Background: an optimization exercise with open tools, aiming at small area. Do not read the settings as production practice. Function was checked by simulation only, so behaviour that the tests miss may differ from the original.

$ cat flow/run.sh
#!/bin/bash
# synth_recipe.tcl (not shown) runs the flow's synth.tcl, then flattens the netlist and writes it again
# the make line also repeats each setting of config.mk as NAME=value (left out here)
make -C /OpenROAD-flow-scripts/flow DESIGN_CONFIG=/design/flow/config.mk WORK_HOME=/design/flow/orfs CLKGATE_MAP_FILE= SYNTH_SCRIPT=/design/flow/synth_recipe.tcl finish
$ cat flow/config.mk
export PLATFORM = sky130hd
export DESIGN_NAME = wrapper
export DESIGN_NICKNAME = wrapper
export VERILOG_FILES = /design/flow/design.v
export SDC_FILE = /design/flow/constraint.sdc
export NUM_CORES = 4
export LEC_CHECK = 0
export CAP_MARGIN = 20
export CORE_MARGIN = 2
export CORE_UTILIZATION = 40
export SLEW_MARGIN = 20
$ cat flow/constraint.sdc
create_clock -name core_clock -period 10.0 [get_ports {s3_axi_aclk}]
set_input_delay 2.0000 -clock core_clock [delete_from_list [all_inputs] [get_ports {s3_axi_aclk}]]
set_output_delay 2.0000 -clock core_clock [all_outputs]
set_load 0.01 [all_outputs]
$ cat flow/design.v
module bus #(
    parameter DATA_WIDTH = 32,
    parameter ADDR_WIDTH = 8,
    parameter RESP_WIDTH = 3
)
(
    input s0_axi_aclk,
    input s0_axi_aresetn,
    input [ADDR_WIDTH-1:0] s0_axi_awaddr,
    input s0_axi_awvalid,
    output reg s0_axi_awready,
    input [DATA_WIDTH-1:0] s0_axi_wdata,
    input [DATA_WIDTH/8:0] s0_axi_wstrb,
    input s0_axi_wvalid,
    output reg s0_axi_wready,
    output reg [RESP_WIDTH - 1:0] s0_axi_bresp,
    output reg s0_axi_bvalid,
    input s0_axi_bready,
    input [ADDR_WIDTH-1:0] s0_axi_araddr,
    input s0_axi_arvalid,
    output reg s0_axi_arready,
    output reg [DATA_WIDTH-1:0] s0_axi_rdata,
    output reg [RESP_WIDTH - 1:0] s0_axi_rresp,
    output reg s0_axi_rvalid,
    input s0_axi_rready,
    input m1_axi_aclk,
    input m1_axi_aresetn,
    output  reg [ADDR_WIDTH-1:0] m1_axi_awaddr,
    output  reg m1_axi_awvalid,
    input  m1_axi_awready,
    output  reg [DATA_WIDTH-1:0] m1_axi_wdata,
    output  reg [DATA_WIDTH/8:0] m1_axi_wstrb,
    output  reg m1_axi_wvalid,
    input  m1_axi_wready,
    input  [RESP_WIDTH - 1:0] m1_axi_bresp,
    input  m1_axi_bvalid,
    output reg m1_axi_bready,
    output reg [ADDR_WIDTH-1:0] m1_axi_araddr,
    output reg m1_axi_arvalid,
    input  m1_axi_arready,
    input  [DATA_WIDTH-1:0] m1_axi_rdata,
    input  [RESP_WIDTH - 1:0] m1_axi_rresp,
    input  m1_axi_rvalid,
    output reg m1_axi_rready,
    input m2_axi_aclk,
    input m2_axi_aresetn,
    output  reg [ADDR_WIDTH-1:0] m2_axi_awaddr,
    output  reg m2_axi_awvalid,
    input  m2_axi_awready,
    output  reg [DATA_WIDTH-1:0] m2_axi_wdata,
    output  reg [DATA_WIDTH/8:0] m2_axi_wstrb,
    output  reg m2_axi_wvalid,
    input  m2_axi_wready,
    input  [RESP_WIDTH - 1:0] m2_axi_bresp,
    input  m2_axi_bvalid,
    output reg m2_axi_bready,
    output reg [ADDR_WIDTH-1:0] m2_axi_araddr,
    output reg m2_axi_arvalid,
    input  m2_axi_arready,
    input  [DATA_WIDTH-1:0] m2_axi_rdata,
    input  [RESP_WIDTH - 1:0] m2_axi_rresp,
    input  m2_axi_rvalid,
    output reg m2_axi_rready
);
reg [DATA_WIDTH-1:0] cached_slave1_read_data;
reg [ADDR_WIDTH-1:0] cached_slave1_read_address;
reg [DATA_WIDTH-1:0] cached_slave1_write_data;
reg  cached_slave1_write_valid_data;
reg [ADDR_WIDTH-1:0] cached_slave1_write_address;
reg [DATA_WIDTH/8:0] cached_slave1_wstrb;
reg  cached_slave1_write_valid_address;
reg [DATA_WIDTH-1:0] cached_slave2_read_data;
reg [ADDR_WIDTH-1:0] cached_slave2_read_address;
reg [DATA_WIDTH-1:0] cached_slave2_write_data;
reg [ADDR_WIDTH-1:0] cached_slave2_write_address;
reg [DATA_WIDTH/8:0] cached_slave2_wstrb;
reg  cached_slave2_write_valid_data;
reg  cached_slave2_write_valid_address;
  typedef enum {IDLE_WRITE,VALID_WRITE_ADDR,VALID_WRITE_DATA, WRITE_TO_SLAVE1, WRITE_TO_SLAVE2, NOTIFY_MASTER_FROM_SLAVE1, NOTIFY_MASTER_FROM_SLAVE2 } writing_states;
  typedef enum {IDLE_READ, VALID_READ_ADDR, READ_FROM_SLAVE1, READ_FROM_SLAVE2, CACHE_DATA_FROM_SLAVE1,CACHE_DATA_FROM_SLAVE2, WRITE_TO_MASTER_FROM_SLAVE1, WRITE_TO_MASTER_FROM_SLAVE2 } reading_states;
  writing_states write_state;
  reading_states read_state;
always @(posedge s0_axi_aclk) begin
    if (s0_axi_aresetn == 0) begin
      s0_axi_awready <= 0;
      s0_axi_wready <= 0;
      s0_axi_bvalid <= 0;
      m1_axi_awvalid <=0;
      m1_axi_wvalid <=0;
      m2_axi_awvalid <=0;
      m2_axi_wvalid <=0;
      s0_axi_bresp <= 0;
      m1_axi_awaddr <= 0;
      m1_axi_wdata <= 0;
      m1_axi_wstrb <= 0;
      m1_axi_bready <= 0;
      m2_axi_awaddr <= 0;
      m2_axi_wdata <= 0;
      m2_axi_wstrb <= 0;
      m2_axi_bready <= 0;
      cached_slave1_write_address <= 0;
      cached_slave1_write_valid_address <= 0;
      cached_slave1_write_data <= 0;
      cached_slave1_wstrb <= 0;
      cached_slave1_write_valid_data <= 0;
      cached_slave2_write_address <= 0;
      cached_slave2_write_valid_address <= 0;
      cached_slave2_write_data <= 0;
      cached_slave2_wstrb <= 0;
      cached_slave2_write_valid_data <= 0;
      write_state <= IDLE_WRITE;
    end else begin
      case (write_state)
        IDLE_WRITE: begin
          s0_axi_wready <= 1;
          s0_axi_awready <= 1;
          s0_axi_bvalid <= 0;
          if (s0_axi_bready) begin
            s0_axi_wready <= 0;
            s0_axi_awready <= 0;
            write_state <= VALID_WRITE_ADDR;
          end
        end
        VALID_WRITE_ADDR: begin
          if(s0_axi_awaddr == 0 || s0_axi_awaddr == 4)begin
                cached_slave1_write_address <= s0_axi_awaddr;
                cached_slave1_write_valid_address <= s0_axi_awvalid;
                write_state <= VALID_WRITE_DATA;
              end 
          if(s0_axi_awaddr == 16 || s0_axi_awaddr == 20) begin
                cached_slave2_write_address <= s0_axi_awaddr;
                cached_slave2_write_valid_address <= s0_axi_awvalid;
                write_state <= VALID_WRITE_DATA;
              end 
        end
        VALID_WRITE_DATA: begin
            if(cached_slave1_write_address == 0 || cached_slave1_write_address == 4)begin
                cached_slave1_write_data <= s0_axi_wdata;
                cached_slave1_wstrb <= s0_axi_wstrb;
                cached_slave1_write_valid_data <= s0_axi_wvalid;
                write_state <= WRITE_TO_SLAVE1;
              end 
            if(cached_slave2_write_address == 16 || cached_slave2_write_address == 20) begin
                cached_slave2_write_data <= s0_axi_wdata;
                cached_slave2_wstrb <= s0_axi_wstrb;
                cached_slave2_write_valid_data <= s0_axi_wvalid;
                write_state <= WRITE_TO_SLAVE2;
              end 
        end
        WRITE_TO_SLAVE1: begin
            m1_axi_awaddr <= cached_slave1_write_address;
            m1_axi_awvalid <= 1;
            m1_axi_wdata <= cached_slave1_write_data;
            m1_axi_wstrb <= cached_slave1_wstrb;
            m1_axi_wvalid <= 1;
            m1_axi_bready <= s0_axi_bready;
            write_state <= NOTIFY_MASTER_FROM_SLAVE1;
        end
        WRITE_TO_SLAVE2: begin
            m2_axi_awaddr <= cached_slave2_write_address;
            m2_axi_awvalid <= 1;
            m2_axi_wdata <= cached_slave2_write_data;
            m2_axi_wstrb <= cached_slave2_wstrb;
            m2_axi_wvalid <= 1;
            m2_axi_bready <= s0_axi_bready;
            write_state <= NOTIFY_MASTER_FROM_SLAVE2;
          end
        NOTIFY_MASTER_FROM_SLAVE1: begin
            s0_axi_wready <= m1_axi_wready;
            s0_axi_awready <= m1_axi_awready;
            s0_axi_bvalid <= m1_axi_bvalid;
            s0_axi_bresp <= m1_axi_bresp;
            write_state <= IDLE_WRITE;
        end
        NOTIFY_MASTER_FROM_SLAVE2: begin
            s0_axi_wready <= m2_axi_wready;
            s0_axi_awready <= m2_axi_awready;
            s0_axi_bvalid <= m2_axi_bvalid;
            s0_axi_bresp <= m2_axi_bresp;
            write_state <= IDLE_WRITE;
        end
      endcase
    end
  end
always @(posedge s0_axi_aclk) begin
    if (s0_axi_aresetn == 0) begin
       s0_axi_arready <= 0;
       s0_axi_rvalid <= 0;
       s0_axi_rdata <= 0;
       s0_axi_rresp <= 0;
       m1_axi_rready <= 0;
       m2_axi_rready <= 0;
       m1_axi_araddr <= 0;
       m1_axi_arvalid <= 0;
       m2_axi_araddr <= 0;
       m2_axi_arvalid <= 0;
       cached_slave1_read_address <= 0;
       cached_slave1_read_data <= 0;
       cached_slave2_read_address <= 0;
       cached_slave2_read_data <= 0;
       read_state<=IDLE_READ;
    end else begin
      case (read_state)
        IDLE_READ: begin
          s0_axi_arready <= 1; 
          m1_axi_rready <= 0;
          m2_axi_rready <= 0;
          s0_axi_rvalid <= 0;
           if(s0_axi_rready ) begin
            read_state<=VALID_READ_ADDR;
           end
        end
        VALID_READ_ADDR: begin
            if(s0_axi_araddr == 8 || s0_axi_araddr == 12)begin
                cached_slave1_read_address <= s0_axi_araddr;
                s0_axi_arready <= 0;
                s0_axi_rvalid <= 1;
                read_state <= READ_FROM_SLAVE1;
               end 
           if(s0_axi_araddr == 24 || s0_axi_araddr == 28) begin
                 cached_slave2_read_address <= s0_axi_araddr;
                 s0_axi_rvalid <= 1;
                 s0_axi_arready <= 0;
                 read_state <= READ_FROM_SLAVE2;
              end 
        end
        READ_FROM_SLAVE1: begin
            m1_axi_araddr <= cached_slave1_read_address;
            m1_axi_arvalid <= 1;
            m1_axi_rready <= 1;
            read_state <= CACHE_DATA_FROM_SLAVE1;
        end
        READ_FROM_SLAVE2: begin
            m2_axi_araddr <= cached_slave2_read_address;
            m2_axi_arvalid <= 1;
            m2_axi_rready <= 1;
            read_state <= CACHE_DATA_FROM_SLAVE2;
        end
        CACHE_DATA_FROM_SLAVE1: begin
           cached_slave1_read_data <= m1_axi_rdata;
           read_state <= WRITE_TO_MASTER_FROM_SLAVE1;
        end
        CACHE_DATA_FROM_SLAVE2: begin
          cached_slave2_read_data <= m2_axi_rdata;
          read_state <= WRITE_TO_MASTER_FROM_SLAVE2;  
        end
        WRITE_TO_MASTER_FROM_SLAVE1: begin           
              if(m1_axi_arready) begin
                s0_axi_rdata <= cached_slave1_read_data; 
                s0_axi_rvalid <= 1;
                s0_axi_rresp <= 0;
                read_state <= IDLE_READ; 
              end
            s0_axi_rvalid <= 0;
        end
        WRITE_TO_MASTER_FROM_SLAVE2: begin 
            if(m2_axi_arready) begin
              s0_axi_rdata <= cached_slave2_read_data;
              s0_axi_rvalid <= 1;
              s0_axi_rresp <= 0;
              read_state <= IDLE_READ;
            end
            s0_axi_rvalid <= 0;
        end
      endcase
    end
  end
endmodule
module adder#(
    parameter DATA_WIDTH = 32,
    parameter ADDR_WIDTH = 8,
    parameter RESP_WIDTH = 3
)
(
    input s1_axi_aclk,
    input s1_axi_aresetn,
    input [ADDR_WIDTH-1:0] s1_axi_awaddr,
    input s1_axi_awvalid,
    output reg s1_axi_awready,
    input [DATA_WIDTH-1:0] s1_axi_wdata,
    input [DATA_WIDTH/8:0] s1_axi_wstrb,
    input s1_axi_wvalid,
    output reg s1_axi_wready,
    output reg [RESP_WIDTH - 1:0] s1_axi_bresp,
    output reg s1_axi_bvalid,
    input s1_axi_bready,
    input [ADDR_WIDTH-1:0] s1_axi_araddr,
    input s1_axi_arvalid,
    output  s1_axi_arready,
    output reg [DATA_WIDTH-1:0] s1_axi_rdata,
    output reg [RESP_WIDTH - 1:0] s1_axi_rresp,
    output reg s1_axi_rvalid,
    input  s1_axi_rready
);
reg [DATA_WIDTH-1:0] operandA, operandB;
wire [(2*DATA_WIDTH-1):0] result_tmp;
wire [DATA_WIDTH-1:0] overflow_adder;
reg [1:0] operandCounters;
reg [(2*DATA_WIDTH-1):0] result_hold;
reg s1_axi_arready_tmp;
assign s1_axi_arready = s1_axi_arready_tmp;
always@(posedge s1_axi_aclk)
begin
    if(~s1_axi_aresetn) 
    begin
	    s1_axi_awready <= 0;
       s1_axi_wready <= 0;
       operandCounters <= 0;
       operandA <= 0;
       operandB <= 0;
       s1_axi_bresp <= 0;
       s1_axi_bvalid <= 0;
    end
	else if(s1_axi_awvalid == 1 && s1_axi_wvalid == 1 )
	  begin
	     case(s1_axi_awaddr)
		   0:
		     begin
            s1_axi_awready <= 0;
            s1_axi_wready <= 0;
                  operandA <= s1_axi_wdata;
                  if(operandCounters == 2'b10) begin
                     operandCounters <= 1;
                  end
                  else begin
                     operandCounters <= operandCounters + 1;
                  end
                  if (s1_axi_bready == 1) begin
                    s1_axi_awready <= 1;
                    s1_axi_wready <= 1;
                    s1_axi_bresp <= 0;
                    s1_axi_bvalid <= 1;  
                  end
			 end  
		   4: 
		     begin
            s1_axi_awready <= 0;
            s1_axi_wready <= 0;
              operandB <= s1_axi_wdata;  
              if(operandCounters == 2) begin
                    operandCounters <= 1;
              end
                  else begin
                    operandCounters <= operandCounters + 1;
                  end 
              if (s1_axi_bready == 1) begin
                s1_axi_awready <= 1;
                s1_axi_wready <= 1;
                s1_axi_bresp <= 0;
                s1_axi_bvalid <= 1;
              end
			 end 
		   default:
		      begin
			     s1_axi_awready <= 1;
              s1_axi_wready <= 1;
			  end
        endcase
	  end
	else
	  begin
	   s1_axi_bresp <= 0;
      s1_axi_bvalid <= 0;
	  end
end
always@(posedge s1_axi_aclk)
begin
   if(~s1_axi_aresetn)
      result_hold <= 0;
   else if(operandCounters == 2)
      result_hold <= result_tmp;
end
assign result_tmp = (operandCounters == 2) ? operandA + operandB : result_hold;
assign overflow_adder = (result_tmp > (2**DATA_WIDTH)-1)?1:0;    
always@(posedge s1_axi_aclk)
begin
   if(~s1_axi_aresetn) begin
	   s1_axi_rvalid <= 0;
       s1_axi_rresp <= 0;
       s1_axi_rdata <= 0;
   end 
	else if(s1_axi_rready == 1 && s1_axi_arvalid == 1)
      begin
         case(s1_axi_araddr)
            8: begin
                  s1_axi_rvalid <= 1;
                  s1_axi_rresp <= 0;
                  s1_axi_rdata <= result_tmp[31:0];
               end
            12: begin
                  s1_axi_rvalid <= 1;
                  s1_axi_rresp <= 0;
                  s1_axi_rdata <= overflow_adder;
               end
            default: begin
                  s1_axi_rresp <= 0;
               end
         endcase
      end
   else
	  begin
        s1_axi_rresp <= 0;
	  end
end
always@(posedge s1_axi_aclk)
begin
 if(s1_axi_aresetn == 1'b0) 
  begin
   s1_axi_arready_tmp <= 0;
  end 
 else
   if(s1_axi_arvalid && ~s1_axi_arready_tmp )
      s1_axi_arready_tmp <= 1'b1;    
   else
      s1_axi_arready_tmp <= 1'b0; 
 end
endmodule
module multiplier#(
    parameter DATA_WIDTH = 32,
    parameter ADDR_WIDTH = 8,
    parameter RESP_WIDTH = 3
)
(
    input s2_axi_aclk,
    input s2_axi_aresetn,
    input [ADDR_WIDTH-1:0] s2_axi_awaddr,
    input s2_axi_awvalid,
    output reg s2_axi_awready,
    input [DATA_WIDTH-1:0] s2_axi_wdata,
    input [DATA_WIDTH/8:0] s2_axi_wstrb,
    input s2_axi_wvalid,
    output reg s2_axi_wready,
    output reg [RESP_WIDTH - 1:0] s2_axi_bresp,
    output reg s2_axi_bvalid,
    input s2_axi_bready,
    input [ADDR_WIDTH-1:0] s2_axi_araddr,
    input s2_axi_arvalid,
    output  s2_axi_arready,
    output reg [DATA_WIDTH-1:0] s2_axi_rdata,
    output reg [RESP_WIDTH - 1:0] s2_axi_rresp,
    output reg s2_axi_rvalid,
    input  s2_axi_rready
);
reg [DATA_WIDTH-1:0] operandA, operandB;
wire [(2*DATA_WIDTH-1):0] result_tmp;
wire [DATA_WIDTH-1:0] overflow_adder;
reg [1:0] operandCounters;
reg [(2*DATA_WIDTH-1):0] result_hold;
reg s2_axi_arready_tmp;
assign s2_axi_arready = s2_axi_arready_tmp;
always@(posedge s2_axi_aclk)
begin
    if(~s2_axi_aresetn) 
    begin
	    s2_axi_awready <= 0;
       s2_axi_wready <= 0;
       operandCounters <= 0;
       operandA <= 0;
       operandB <= 0;
       s2_axi_bresp <= 0;
       s2_axi_bvalid <= 0;
    end
	else if(s2_axi_awvalid == 1 && s2_axi_wvalid == 1 )
	  begin
	     case(s2_axi_awaddr)
		   16:
		     begin
            s2_axi_awready <= 0;
            s2_axi_wready <= 0;
                  operandA <= s2_axi_wdata;
                  if(operandCounters == 2'b10) begin
                     operandCounters <= 1;
                  end
                  else begin
                     operandCounters <= operandCounters + 1;
                  end
                  if (s2_axi_bready == 1) begin
                    s2_axi_awready <= 1;
                    s2_axi_wready <= 1;
                    s2_axi_bresp <= 0;
                    s2_axi_bvalid <= 1;  
                  end
			 end  
		   20: 
		     begin
            s2_axi_awready <= 0;
            s2_axi_wready <= 0;
              operandB <= s2_axi_wdata;  
              if(operandCounters == 2) begin
                    operandCounters <= 1;
              end
                  else begin
                    operandCounters <= operandCounters + 1;
                  end 
              if (s2_axi_bready == 1) begin
                s2_axi_awready <= 1;
                s2_axi_wready <= 1;
                s2_axi_bresp <= 0;
                s2_axi_bvalid <= 1;
              end
			 end 
		   default:
		      begin
			     s2_axi_awready <= 1;
              s2_axi_wready <= 1;
			  end
        endcase
	  end
	else
	  begin
	   s2_axi_bresp <= 0;
      s2_axi_bvalid <= 0;
	  end
end
always@(posedge s2_axi_aclk)
begin
   if(~s2_axi_aresetn)
      result_hold <= 0;
   else if(operandCounters == 2)
      result_hold <= result_tmp;
end
assign result_tmp = (operandCounters == 2) ? operandA * operandB : result_hold;
assign overflow_adder = (result_tmp > (2**DATA_WIDTH)-1)?1:0;    
always@(posedge s2_axi_aclk)
begin
   if(~s2_axi_aresetn) begin
	   s2_axi_rvalid <= 0;
       s2_axi_rresp <= 0;
       s2_axi_rdata <= 0;
   end 
	else if(s2_axi_rready == 1 && s2_axi_arvalid == 1)
      begin
         case(s2_axi_araddr)
            24: begin
                  s2_axi_rvalid <= 1;
                  s2_axi_rresp <= 0;
                  s2_axi_rdata <= result_tmp[31:0];
               end
            28: begin
                  s2_axi_rvalid <= 1;
                  s2_axi_rresp <= 0;
                  s2_axi_rdata <= overflow_adder;
               end
            default: begin
                  s2_axi_rresp <= 0;
               end
         endcase
      end
   else
	  begin
        s2_axi_rresp <= 0;
	  end
end
always@(posedge s2_axi_aclk)
begin
 if(s2_axi_aresetn == 1'b0) 
  begin
   s2_axi_arready_tmp <= 0;
  end 
 else
   if(s2_axi_arvalid && ~s2_axi_arready_tmp )
      s2_axi_arready_tmp <= 1'b1;    
   else
      s2_axi_arready_tmp <= 1'b0; 
 end
endmodule
module wrapper #(
    parameter DATA_WIDTH = 32,
    parameter ADDR_WIDTH = 8,
    parameter RESP_WIDTH = 3
)
(
    input s3_axi_aclk,
    input s3_axi_aresetn,
    input [ADDR_WIDTH-1:0] s3_axi_awaddr,
    input s3_axi_awvalid,
    output wire s3_axi_awready,
    input [DATA_WIDTH-1:0] s3_axi_wdata,
    input [DATA_WIDTH/8:0] s3_axi_wstrb,
    input s3_axi_wvalid,
    output wire s3_axi_wready,
    output wire [RESP_WIDTH - 1:0] s3_axi_bresp,
    output wire s3_axi_bvalid,
    input s3_axi_bready,
    input [ADDR_WIDTH-1:0] s3_axi_araddr,
    input s3_axi_arvalid,
    output wire s3_axi_arready,
    output wire [DATA_WIDTH-1:0] s3_axi_rdata,
    output wire [RESP_WIDTH - 1:0] s3_axi_rresp,
    output wire s3_axi_rvalid,
    input s3_axi_rready
);
wire [ADDR_WIDTH-1:0] connect_slave1_awaddr;
wire connect_slave1_awvalid;
wire connect_slave1_awready;
wire [DATA_WIDTH-1:0] connect_slave1_wdata;
wire [DATA_WIDTH/8:0] connect_slave1_wstrb;
wire connect_slave1_wvalid;
wire connect_slave1_wready;
wire [RESP_WIDTH - 1:0] connect_slave1_bresp;
wire connect_slave1_bvalid;
wire connect_slave1_bready;
wire [ADDR_WIDTH-1:0] connect_slave1_araddr;
wire connect_slave1_arvalid;
wire connect_slave1_arready;
wire [DATA_WIDTH-1:0] connect_slave1_rdata;
wire [RESP_WIDTH - 1:0] connect_slave1_rresp;
wire connect_slave1_rvalid;
wire connect_slave1_rready;
wire [ADDR_WIDTH-1:0] connect_slave2_awaddr;
wire connect_slave2_awvalid;
wire connect_slave2_awready;
wire [DATA_WIDTH-1:0] connect_slave2_wdata;
wire [DATA_WIDTH/8:0] connect_slave2_wstrb;
wire connect_slave2_wvalid;
wire connect_slave2_wready;
wire [RESP_WIDTH - 1:0] connect_slave2_bresp;
wire connect_slave2_bvalid;
wire connect_slave2_bready;
wire [ADDR_WIDTH-1:0] connect_slave2_araddr;
wire connect_slave2_arvalid;
wire connect_slave2_arready;
wire [DATA_WIDTH-1:0] connect_slave2_rdata;
wire [RESP_WIDTH - 1:0] connect_slave2_rresp;
wire connect_slave2_rvalid;
wire connect_slave2_rready;
bus#(
    .DATA_WIDTH(DATA_WIDTH),
    .ADDR_WIDTH(ADDR_WIDTH),
    .RESP_WIDTH(RESP_WIDTH)
) bus_instiate (
    .s0_axi_aclk(s3_axi_aclk),
    .s0_axi_aresetn(s3_axi_aresetn),
    .s0_axi_awaddr(s3_axi_awaddr),
    .s0_axi_awvalid(s3_axi_awvalid),
    .s0_axi_awready(s3_axi_awready),
    .s0_axi_wdata(s3_axi_wdata),
    .s0_axi_wstrb(s3_axi_wstrb),
    .s0_axi_wvalid(s3_axi_wvalid),
    .s0_axi_wready(s3_axi_wready),
    .s0_axi_bresp(s3_axi_bresp),
    .s0_axi_bvalid(s3_axi_bvalid),
    .s0_axi_bready(s3_axi_bready),
    .s0_axi_araddr(s3_axi_araddr),
    .s0_axi_arvalid(s3_axi_arvalid),
    .s0_axi_arready(s3_axi_arready),
    .s0_axi_rdata(s3_axi_rdata),
    .s0_axi_rresp(s3_axi_rresp),
    .s0_axi_rvalid(s3_axi_rvalid),
    .s0_axi_rready(s3_axi_rready),
    .m1_axi_aclk(s3_axi_aclk),
    .m1_axi_aresetn(s3_axi_aresetn),
    .m1_axi_awaddr(connect_slave1_awaddr),
    .m1_axi_awvalid(connect_slave1_awvalid),
    .m1_axi_awready(connect_slave1_awready),
    .m1_axi_wdata(connect_slave1_wdata),
    .m1_axi_wstrb(connect_slave1_wstrb),
    .m1_axi_wvalid(connect_slave1_wvalid),
    .m1_axi_wready(connect_slave1_wready),
    .m1_axi_bresp(connect_slave1_bresp),
    .m1_axi_bvalid(connect_slave1_bvalid),
    .m1_axi_bready(connect_slave1_bready),
    .m1_axi_araddr(connect_slave1_araddr),
    .m1_axi_arvalid(connect_slave1_arvalid),
    .m1_axi_arready(connect_slave1_arready),
    .m1_axi_rdata(connect_slave1_rdata),
    .m1_axi_rresp(connect_slave1_rresp),
    .m1_axi_rvalid(connect_slave1_rvalid),
    .m1_axi_rready(connect_slave1_rready),
    .m2_axi_aclk(s3_axi_aclk),
    .m2_axi_aresetn(s3_axi_aresetn),
    .m2_axi_awaddr(connect_slave2_awaddr),
    .m2_axi_awvalid(connect_slave2_awvalid),
    .m2_axi_awready(connect_slave2_awready),
    .m2_axi_wdata(connect_slave2_wdata),
    .m2_axi_wstrb(connect_slave2_wstrb),
    .m2_axi_wvalid(connect_slave2_wvalid),
    .m2_axi_wready(connect_slave2_wready),
    .m2_axi_bresp(connect_slave2_bresp),
    .m2_axi_bvalid(connect_slave2_bvalid),
    .m2_axi_bready(connect_slave2_bready),
    .m2_axi_araddr(connect_slave2_araddr),
    .m2_axi_arvalid(connect_slave2_arvalid),
    .m2_axi_arready(connect_slave2_arready),
    .m2_axi_rdata(connect_slave2_rdata),
    .m2_axi_rresp(connect_slave2_rresp),
    .m2_axi_rvalid(connect_slave2_rvalid),
    .m2_axi_rready(connect_slave2_rready)
  );
  adder #(
    .DATA_WIDTH(DATA_WIDTH),
    .ADDR_WIDTH(ADDR_WIDTH),
    .RESP_WIDTH(RESP_WIDTH)
  ) adder_instiate (
    .s1_axi_aclk(s3_axi_aclk),
    .s1_axi_aresetn(s3_axi_aresetn),
    .s1_axi_awaddr(connect_slave1_awaddr),
    .s1_axi_awvalid(connect_slave1_awvalid),
    .s1_axi_awready(connect_slave1_awready),
    .s1_axi_wdata(connect_slave1_wdata),
    .s1_axi_wstrb(connect_slave1_wstrb),
    .s1_axi_wvalid(connect_slave1_wvalid),
    .s1_axi_wready(connect_slave1_wready),
    .s1_axi_bresp(connect_slave1_bresp),
    .s1_axi_bvalid(connect_slave1_bvalid),
    .s1_axi_bready(connect_slave1_bready),
    .s1_axi_araddr(connect_slave1_araddr),
    .s1_axi_arvalid(connect_slave1_arvalid),
    .s1_axi_arready(connect_slave1_arready),
    .s1_axi_rdata(connect_slave1_rdata),
    .s1_axi_rresp(connect_slave1_rresp),
    .s1_axi_rvalid(connect_slave1_rvalid),
    .s1_axi_rready(connect_slave1_rready)
  );
   multiplier #(
    .DATA_WIDTH(DATA_WIDTH),
    .ADDR_WIDTH(ADDR_WIDTH),
    .RESP_WIDTH(RESP_WIDTH)
   ) multiplier_instiate (
    .s2_axi_aclk(s3_axi_aclk),
    .s2_axi_aresetn(s3_axi_aresetn),
    .s2_axi_awaddr(connect_slave2_awaddr),
    .s2_axi_awvalid(connect_slave2_awvalid),
    .s2_axi_awready(connect_slave2_awready),
    .s2_axi_wdata(connect_slave2_wdata),
    .s2_axi_wstrb(connect_slave2_wstrb),
    .s2_axi_wvalid(connect_slave2_wvalid),
    .s2_axi_wready(connect_slave2_wready),
    .s2_axi_bresp(connect_slave2_bresp),
    .s2_axi_bvalid(connect_slave2_bvalid),
    .s2_axi_bready(connect_slave2_bready),
    .s2_axi_araddr(connect_slave2_araddr),
    .s2_axi_arvalid(connect_slave2_arvalid),
    .s2_axi_arready(connect_slave2_arready),
    .s2_axi_rdata(connect_slave2_rdata),
    .s2_axi_rresp(connect_slave2_rresp),
    .s2_axi_rvalid(connect_slave2_rvalid),
    .s2_axi_rready(connect_slave2_rready)
  );
endmodule
met1.png
Cells faint in the background.
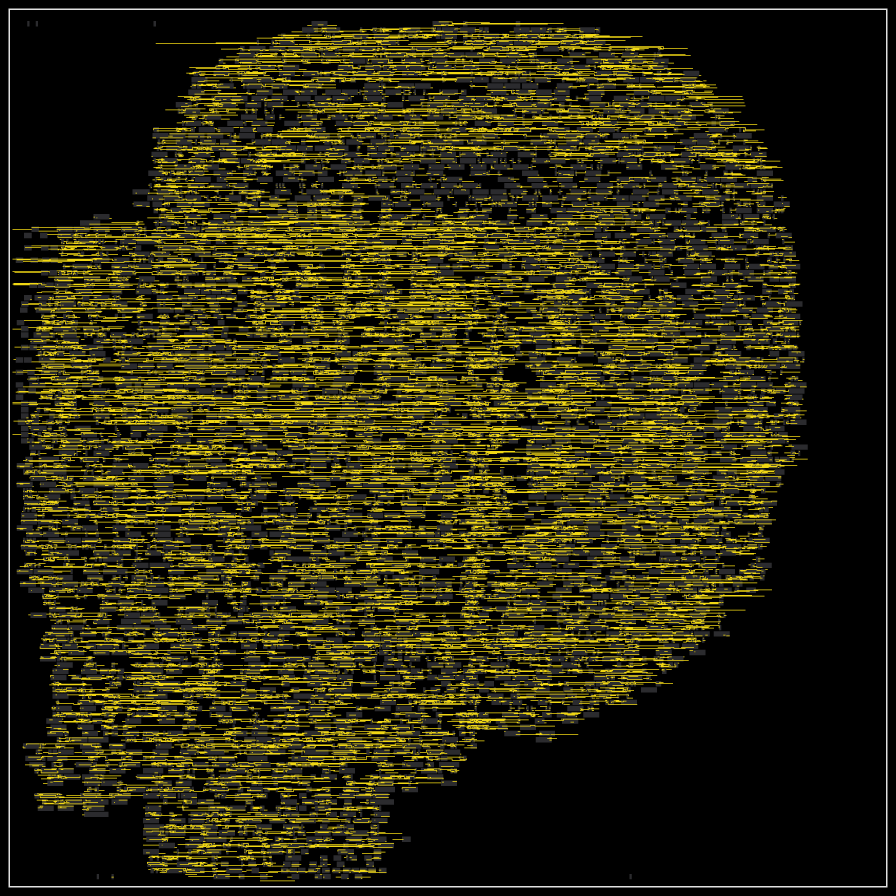
main direction: horizontal
wire length on this layer: 67.0 mm
nets with wire on the layer: 7160
longest straight run: 74.1 um
Via Count: 43000
M1 GR Usage: 28.6%

met2.png
Cells faint in the background.
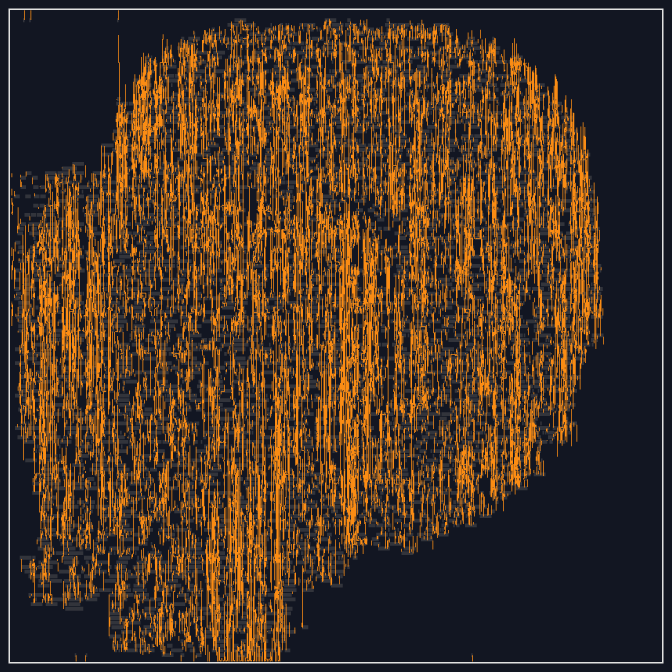
nets with wire on the layer: 6375
main direction: vertical
longest straight run: 170 um
Total Wirelength: 151000 um
GR Util met2: 35.7%

met3.png
Cells faint in the background.
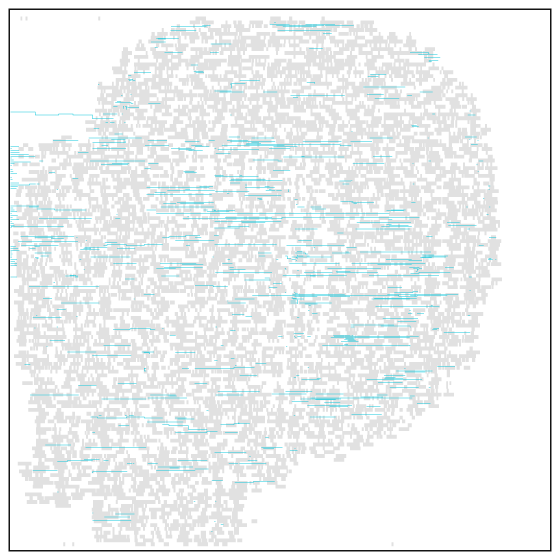
nets with wire on the layer: 311
wire length on this layer: 6860 um
longest straight run: 165 um
share of all routed wire: 4.6%
GR Util met3: 1.85%

met4.png
Cells faint in the background.
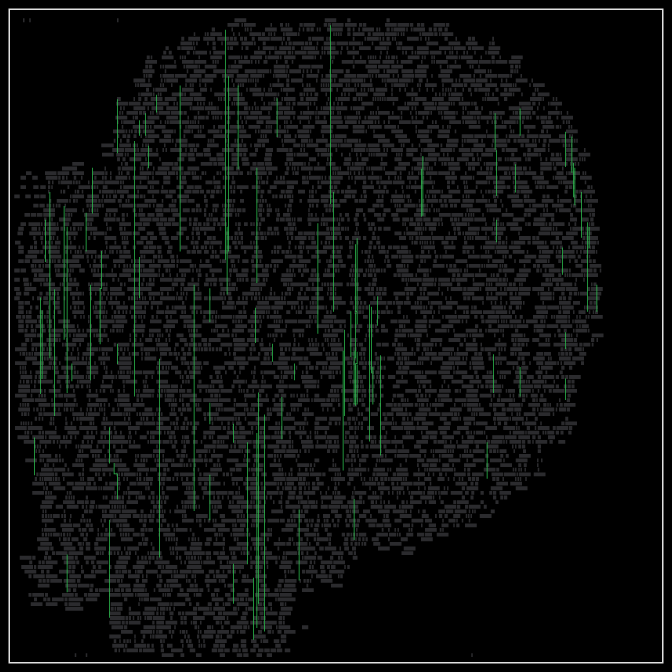
nets with wire on the layer: 60
longest straight run: 150 um
main direction: vertical

==> key figures <==
Run status
  – Status: no timing/DRC/antenna violations

Worst hold path
  – Worst Hold Endpoint: adder_instiate.s1_axi_arready_tmp

Finish
  – Nonclk buf count: 192
  – Multi-input combinational area share: 63.9%
  – Sequential share of cell area: 20.6%
  – # clk buffers: 80

GRT
  – First-pass GRT wire length: 246000 um
  – Vias in the first global route: 44400
  – Largest net degree at the start of global routing: 125
  – Total track usage: 20.9%

Drt
  – Met1 Routed Length: 67000 um
  – Vias per cell: 5.10

CTS
  – Clk sinks: 636
  – Hold-fix buffers, CTS: 0
  – CTS tree: built
  – Gates resized, CTS repair: 0
  – # H-tree levels: 2

Placed design
  – Placed instance count: 8325

Synth
  – Ys Warns: 3
  – Distinct cells, synth: 92
  – Seq/Total Area, Yosys: 22.2%
  – Cell count after synthesis: 6663
  – #FFs+latches synth: 636
  – Post-Synthesis Cell Area: 57400 um^2

Setup path
  – Reg-to-Reg Start: multiplier_instiate.operandB[10]
  – FF-to-FF End: multiplier_instiate.s2_axi_rdata[0]
  – Reg-to-reg slack, setup: 0.65 ns
  – CP max-delay cell: dfxtp_1
  – Worst path max stage delay: 1.00 ns
  – Critical Path End Type: flip-flop
  – CP startpoint kind: flip-flop
  – Worst setup path class: reg2reg

Timing
  – Max Clock Freq: 107 MHz
  – Final Hold Viols: 0
  – Min Hold Slack: 0.423 ns

Floorplanning
  – Starting Density: 40.4%
  – N_taps: 1890
## cells by family (layout without fill, tap and decap cells)
| kind of cell | Yosys count | in the layout | share of synthesized area [%] |
|---|---|---|---|
| other | 1 | 7 | 0.00654 |
| AND/OR/NAND/NOR | 2465 | 2465 | 19.6 |
| multiplexers | 58 | 58 | 1.01 |
| buffers and inverters | 1340 | 1214 | 8.96 |
| flip-flops | 636 | 636 | 22.2 |
| AO/OA/AOI/OAI | 892 | 892 | 9.27 |
| adder cells (fa/ha/maj) | 1192 | 1192 | 37.7 |
| XOR/XNOR | 79 | 79 | 1.21 |
## how the worst max path moves through the flow
stage | slack, ns | cells after the start | to
final | 0.65 | 28 | multiplier_instiate.s2_axi_rdata[0]
after global routing | 0.27 | 28 | multiplier_instiate.s2_axi_rdata[0]
after CTS | 0.73 | 25 | multiplier_instiate.s2_axi_rdata[0]
after detailed placement | 0.77 | 25 | multiplier_instiate.s2_axi_rdata[0]
after global placement | 0.82 | 25 | multiplier_instiate.s2_axi_rdata[0]
after floorplan | 2.32 | 29 | multiplier_instiate.s2_axi_rdata[0]

re-timing with driven ports:
The results above use ideal ports. As a check the final layout listed here was re-extracted and re-timed, cells and wires unchanged.
Step 1, drivers: a clkbuf_16 drives s3_axi_aclk and a buf_2 each remaining input, both assumed.
Step 2 times the ports against the registers' clock, not the clock port: input delays grow and output delays shrink by t, the midpoint of the rising clock arrivals with the driver on.
Three values: ideal ports, drivers, drivers and shift; two values: the first two.
shift t [ns]: 0.682
setup WS [ns]: 0.649 / 0.649 / 0.649
worst setup path at the end: register to register
After both steps this run still meets setup and hold. For this run, drivers alone change the setup slack by 0.000 ns; drivers and shift together by 0.000 ns.
